Source: an optimization exercise on an open RTL-to-GDS flow (aim: small area, a short achievable clock period and few clock cycles per item). Production flows keep margins and buffers that such runs may drop.
The RTL was checked by simulation tests, not by an equivalence proof against the original design.

==> design/flow/design.v <==
`timescale 1ns/1ps
module fir24_pruned_q15 #(
    parameter L           = 48,      
    parameter NZ          = 24,     
    parameter IN_W        = 16,     
    parameter COEF_W      = 16,    
    parameter MUL_W       = 32,   
    parameter ACC_W       = 40     
)(
    input  wire                      clk,
    input  wire                      rst_n,
    input  wire signed [IN_W-1:0]    data_in,
    input  wire                      data_in_valid,
    output wire                      data_in_ready,
    output reg  signed [ACC_W-1:0]   data_out,
    output reg                       data_out_valid
);
    localparam [NZ*COEF_W-1:0] COEF_ROM = {
        16'h009A,
        16'h00DF,
        16'hFE0F,
        16'hFE00,
        16'hFB71,
        16'h0073,
        16'hFB4E,
        16'h003B,
        16'h02F7,
        16'hFFB5,
        16'h2858,
        16'hC2D9,
        16'h2858,
        16'hFFB5,
        16'h02F7,
        16'h003B,
        16'hFB4E,
        16'h0073,
        16'hFB71,
        16'hFF5F,
        16'hFE00,
        16'hFE0F,
        16'h00DF,
        16'h009A
    };
    localparam [NZ*7-1:0] NONZERO_IDX = {
        7'd47, 7'd45, 7'd43, 7'd41, 7'd39, 7'd38,
        7'd37, 7'd36, 7'd35, 7'd34, 7'd33, 7'd32,
        7'd31, 7'd30, 7'd29, 7'd28, 7'd27, 7'd26,
        7'd25, 7'd24, 7'd23, 7'd21, 7'd19, 7'd17
    };
    localparam ST_IDLE = 2'd0,
               ST_MAC  = 2'd1,
               ST_OUT  = 2'd2;
    reg [1:0] state;
    assign data_in_ready = (state == ST_IDLE);
    wire accept = data_in_valid && data_in_ready;
    reg signed [IN_W-1:0] dline [0:L-1];
    integer i;
    always @(posedge clk or negedge rst_n)
        if (!rst_n) begin
            for (i=0; i<L; i=i+1)
                dline[i] <= 0;
        end else if (accept) begin
            for (i=L-1; i>0; i=i-1)
                dline[i] <= dline[i-1];
            dline[0] <= data_in;
        end
    reg [5:0] k;                        
    reg signed [ACC_W-1:0] acc;
    reg signed [MUL_W-1:0] mult;
    always @(posedge clk or negedge rst_n) begin
        if (!rst_n) begin
            state          <= ST_IDLE;
            k              <= 0;
            acc            <= 0;
            mult           <= 0;
            data_out       <= 0;
            data_out_valid <= 0;
        end else begin
            data_out_valid <= 0;
            case (state)
            ST_IDLE: if (data_in_valid) begin
                k    <= 0;
                acc  <= 0;
                mult <= 0;
                state <= ST_MAC;
            end
            ST_MAC: begin
                mult <=  $signed(dline[ NONZERO_IDX[k*7 +: 7] ]) *
                         $signed(COEF_ROM[k*COEF_W +: COEF_W]);
                acc  <=  acc + {{(ACC_W-MUL_W){mult[MUL_W-1]}}, mult};
                if (k == NZ-1)
                    state <= ST_OUT;
                else
                    k <= k + 1'b1;
            end
            ST_OUT: begin
                data_out       <= acc + {{(ACC_W-MUL_W){mult[MUL_W-1]}}, mult};
                data_out_valid <= 1'b1;
                state          <= ST_IDLE;
            end
            default: state <= ST_IDLE;
            endcase
        end
    end
endmodule
==> design/flow/run.sh <==
#!/bin/bash
# synth_recipe.tcl (not shown) runs the flow's synth.tcl, then flattens the netlist and writes it again
# the make line also repeats each setting of config.mk as NAME=value (left out here)
make -C /OpenROAD-flow-scripts/flow DESIGN_CONFIG=/design/flow/config.mk WORK_HOME=/design/flow/orfs CLKGATE_MAP_FILE= SYNTH_SCRIPT=/design/flow/synth_recipe.tcl finish
==> design/flow/config.mk <==
export PLATFORM = sky130hd
export DESIGN_NAME = fir24_pruned_q15
export DESIGN_NICKNAME = fir24_pruned_q15
export VERILOG_FILES = /design/flow/design.v
export SDC_FILE = /design/flow/constraint.sdc
export NUM_CORES = 4
export LEC_CHECK = 0
export CAP_MARGIN = 20
export CORE_MARGIN = 2
export CORE_UTILIZATION = 40
export SLEW_MARGIN = 20
==> design/flow/constraint.sdc <==
create_clock -name core_clock -period 10.0 [get_ports {clk}]
set_input_delay 2.0000 -clock core_clock [delete_from_list [all_inputs] [get_ports {clk}]]
set_output_delay 2.0000 -clock core_clock [all_outputs]
set_load 0.01 [all_outputs]
==> impl_metrics.csv <==
group,metric,value,unit
route,wire_per_inst,21.65,um
yosys,synth_area_leader_cell,"dfrtp_1",
timing,maxSlewViolCount,0,
worst_setup_path,crit_buf_inv,12,
worst_setup_path,critPathArrivalTime,10.18,ns
final_layout,final_area,58550,um^2
grt,grt_use_met3,0.05199,
worst_setup_path,timing.critical_path.from,"k[4]",
yosys,synth_top_family_by_area,"simple AND/OR/NAND/NOR gates",
die,rows,132,
timing,finalSetupViolCount,0,
worst_setup_path,path_class,"reg2reg",
die,n_tap_cell,1742,
worst_setup_path,start_kind,"register",
route,first_pass_iters,8,
yosys,synth_fa_ha_area_frac,0.1322,
route,vias,43960,
final_layout,clkCellAreaFrac,0.05573,
die,io_pins,61,
grt,grt_pass1_wl,262.8,mm
place,gp_congestion,0.9281,
final_layout,utilization,0.4528,
worst_setup_path,path_depth,36,
timing,maxSlewHeadroom,0.1956,
route,topRoutingLayerUsed,"met4",
final_layout,reg.largest.list,"dline (768), acc (40), data_out (40)",
final_layout,drive_gt1_frac,0.07971,
clock_tree,clock-sinks,889,
final_layout,multi_input_area,27280,um^2
yosys,synthMuxAreaShare,0.007733,
clock_tree,cts_tree,"built",
hold_path,hold_path_end,"dline[8][5]",
yosys,synth_area_per_cell,8.502,um^2
final_layout,final_cell_mix,"2493 x nand2_1, 885 x dfrtp_1, 307 x inv_1",
grt,top_usage_layer,"met2",
yosys,netlist_area,52100,um^2
timing,holdWs,0.4715,ns
route,ant_nets,0,
yosys,ys_ff_latch,889,
worst_setup_path,slowest_delay,0.52,ns
route,met3_length,15.31,mm
worst_setup_path,cp_top_family,"adder cells",
place,place_ws,0.1514,ns
route,via_per_inst,5.545,
final_layout,seq_cells,889,
grt,grt_pass1_vias,42090,
worst_setup_path,timing.rr.start,"k[4]",
worst_setup_path,rrSetupSlack,0.47,ns
clock_tree,htreeDepth,3,
timing,fin_skew,0.05375,ns
final_layout,nClkBuffers,131,
final_layout,largest_register_ffs,768,
final_layout,nonClkBufAreaFrac,0.04131,
clock_tree,ctsHoldBuffers,0,
yosys,yosys_warnings,2,
worst_setup_path,crit_path_end_kind,"register",
timing,finalHoldViolCount,0,
clock_tree,postCtsSetupBuffers,0,
final_layout,layout_commonest_cell,"nand2_1",
grt,grt.total_usage,0.2574,
status,status,"timing/DRC/antenna clean",
timing,post-route-period-util,0.9534,
yosys,synthFlopType,"dfrtp_1",
hold_path,hp-class,"reg2reg",
final_layout,num-nets-final,6518,
clock_tree,root_buffer,"clkbuf_16",
final_layout,multi_input_area_share,0.4660,
final_layout,area_growth,12.38,%
hold_path,min_from,"dline[7][5]",
yosys,synthArstFlopShare,1.000,
yosys,synth_compound_area_frac,0.1184,
place,dp_hpwl,118.8,mm
clock_tree,cts_buffer_depth,3,
worst_setup_path,critPathSlowestCell,"fa_1",
final_layout,regMostFlops,"dline",
yosys,synth_seq_area_share,0.4270,
worst_setup_path,cp.required,10.65,ns
place,post_dp_cell_area,55240,um^2
yosys,yosysMostFrequentCell,"nand2_1",
yosys,synth-edff-count,0,
route,drt_iter0_markers,5297,
final_layout,largestClassByArea,"multi-input combinational cells",
hold_path,min_path_cells,2,
final_layout,buffers,260,
final_layout,regArea,22250,um^2
place,numPortBuffers,60,
yosys,synth_area_leaders,"dfrtp_1 43%, nand2_1 18%, fa_1 10%, ha_1 3.1%, inv_1 2.2%",
worst_setup_path,critPathMaxFanout,22,
final_layout,n_all_inverters,308,
place,dp_cells,7750,
clock_tree,clock_latency,0.74,ns
final_layout,n_fill_cell,12550,
worst_setup_path,cp-endpoint,"mult[29]",
grt,antenna_found_initial,1,
grt,overflow,0,
die,initial_core_util,0.4029,
grt,use_met2,0.3789,
final_layout,n_antenna_cell,0,
grt,grt_max_degree,257,
clock_tree,numCtsBuffers,96,
clock_tree,clk_pin_slew,0.06,ns
die,coreArea,129300,um^2
timing,rsz0062_at_grt,"no",
yosys,synth_top_area_share,0.4270,
yosys,synth_xor_area_frac,0.01177,
clock_tree,cts_resized,0,
yosys,syn_inst,6128,
yosys,synth_nets,6539,
final_layout,multi_input_gates,4552,
timing,timing.fmax,0.1049,GHz
yosys,yosys.area_share.simple,0.2497,
route,wl_met1,75.03,mm
timing,worst_slew_pin_slew,1.207,ns
yosys,synth_cell_types,89,
final_layout,seq_area_frac,0.3800,
route,wl_met2,74.05,mm
worst_setup_path,timing.rr.end,"mult[29]",
yosys,synthTopCellsByCount,"2495 x nand2_1, 889 x dfrtp_1, 307 x inv_1, 277 x clkbuf_1, 264 x fa_1",
route,drc,0,
worst_setup_path,worst-r2r-cell-count,36,
grt,grt.met1_usage,0.3701,
flow_run,cap_violations,0,
Testbench counts, summed over its fixed seeds: cycles 62,408, items 2,400.
Fig. 1: path with the least slack
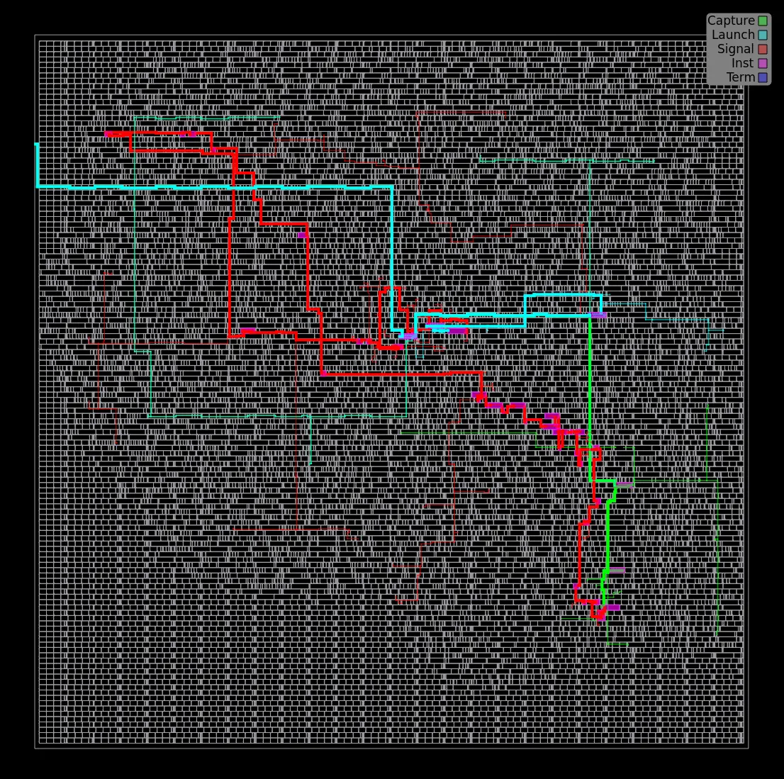
Tmin final: 9.534 ns
TNS Setup: 0 ns
worst setup margin: 0.4664 ns

Fig. 2: full-chip view from the flow's report step
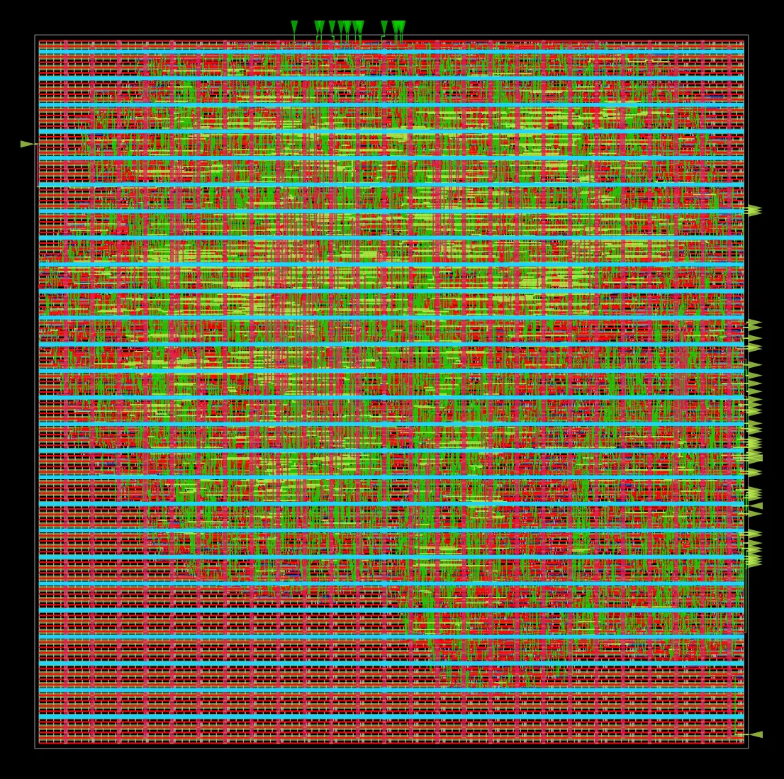
total wire length: 171.6 mm
Cell Count, Final, Fillers Out: 7927
die area: 133200 um^2
width of the die: 364.9 um
die height: 364.9 um

[what the ideal ports hide]
The results above use ideal ports. As a check the final layout listed here was re-extracted and re-timed, cells and wires unchanged.
Step 1: set_driving_cell puts a clkbuf_16 on clk and a buf_2 on each other input, an assumption about the parent block.
Step 2, shift: input delay + t, output delay - t, t = (earliest + latest rising clock arrival at the registers) / 2. This alone moves slack from input paths to output paths.
Slacks: no drivers / after step 1 / after step 2; pairs: no drivers / after step 1.
shift t [ns]: 0.781
setup slack, ns: 0.466 / 0.466 / 0.466
worst setup path after step 2: register to register
worst slew at a driven data input, ns: 0.06
After both steps setup and hold are still met in this run. The setup slack of this run moves by 0.000 ns with the drivers and by 0.000 ns with both steps.
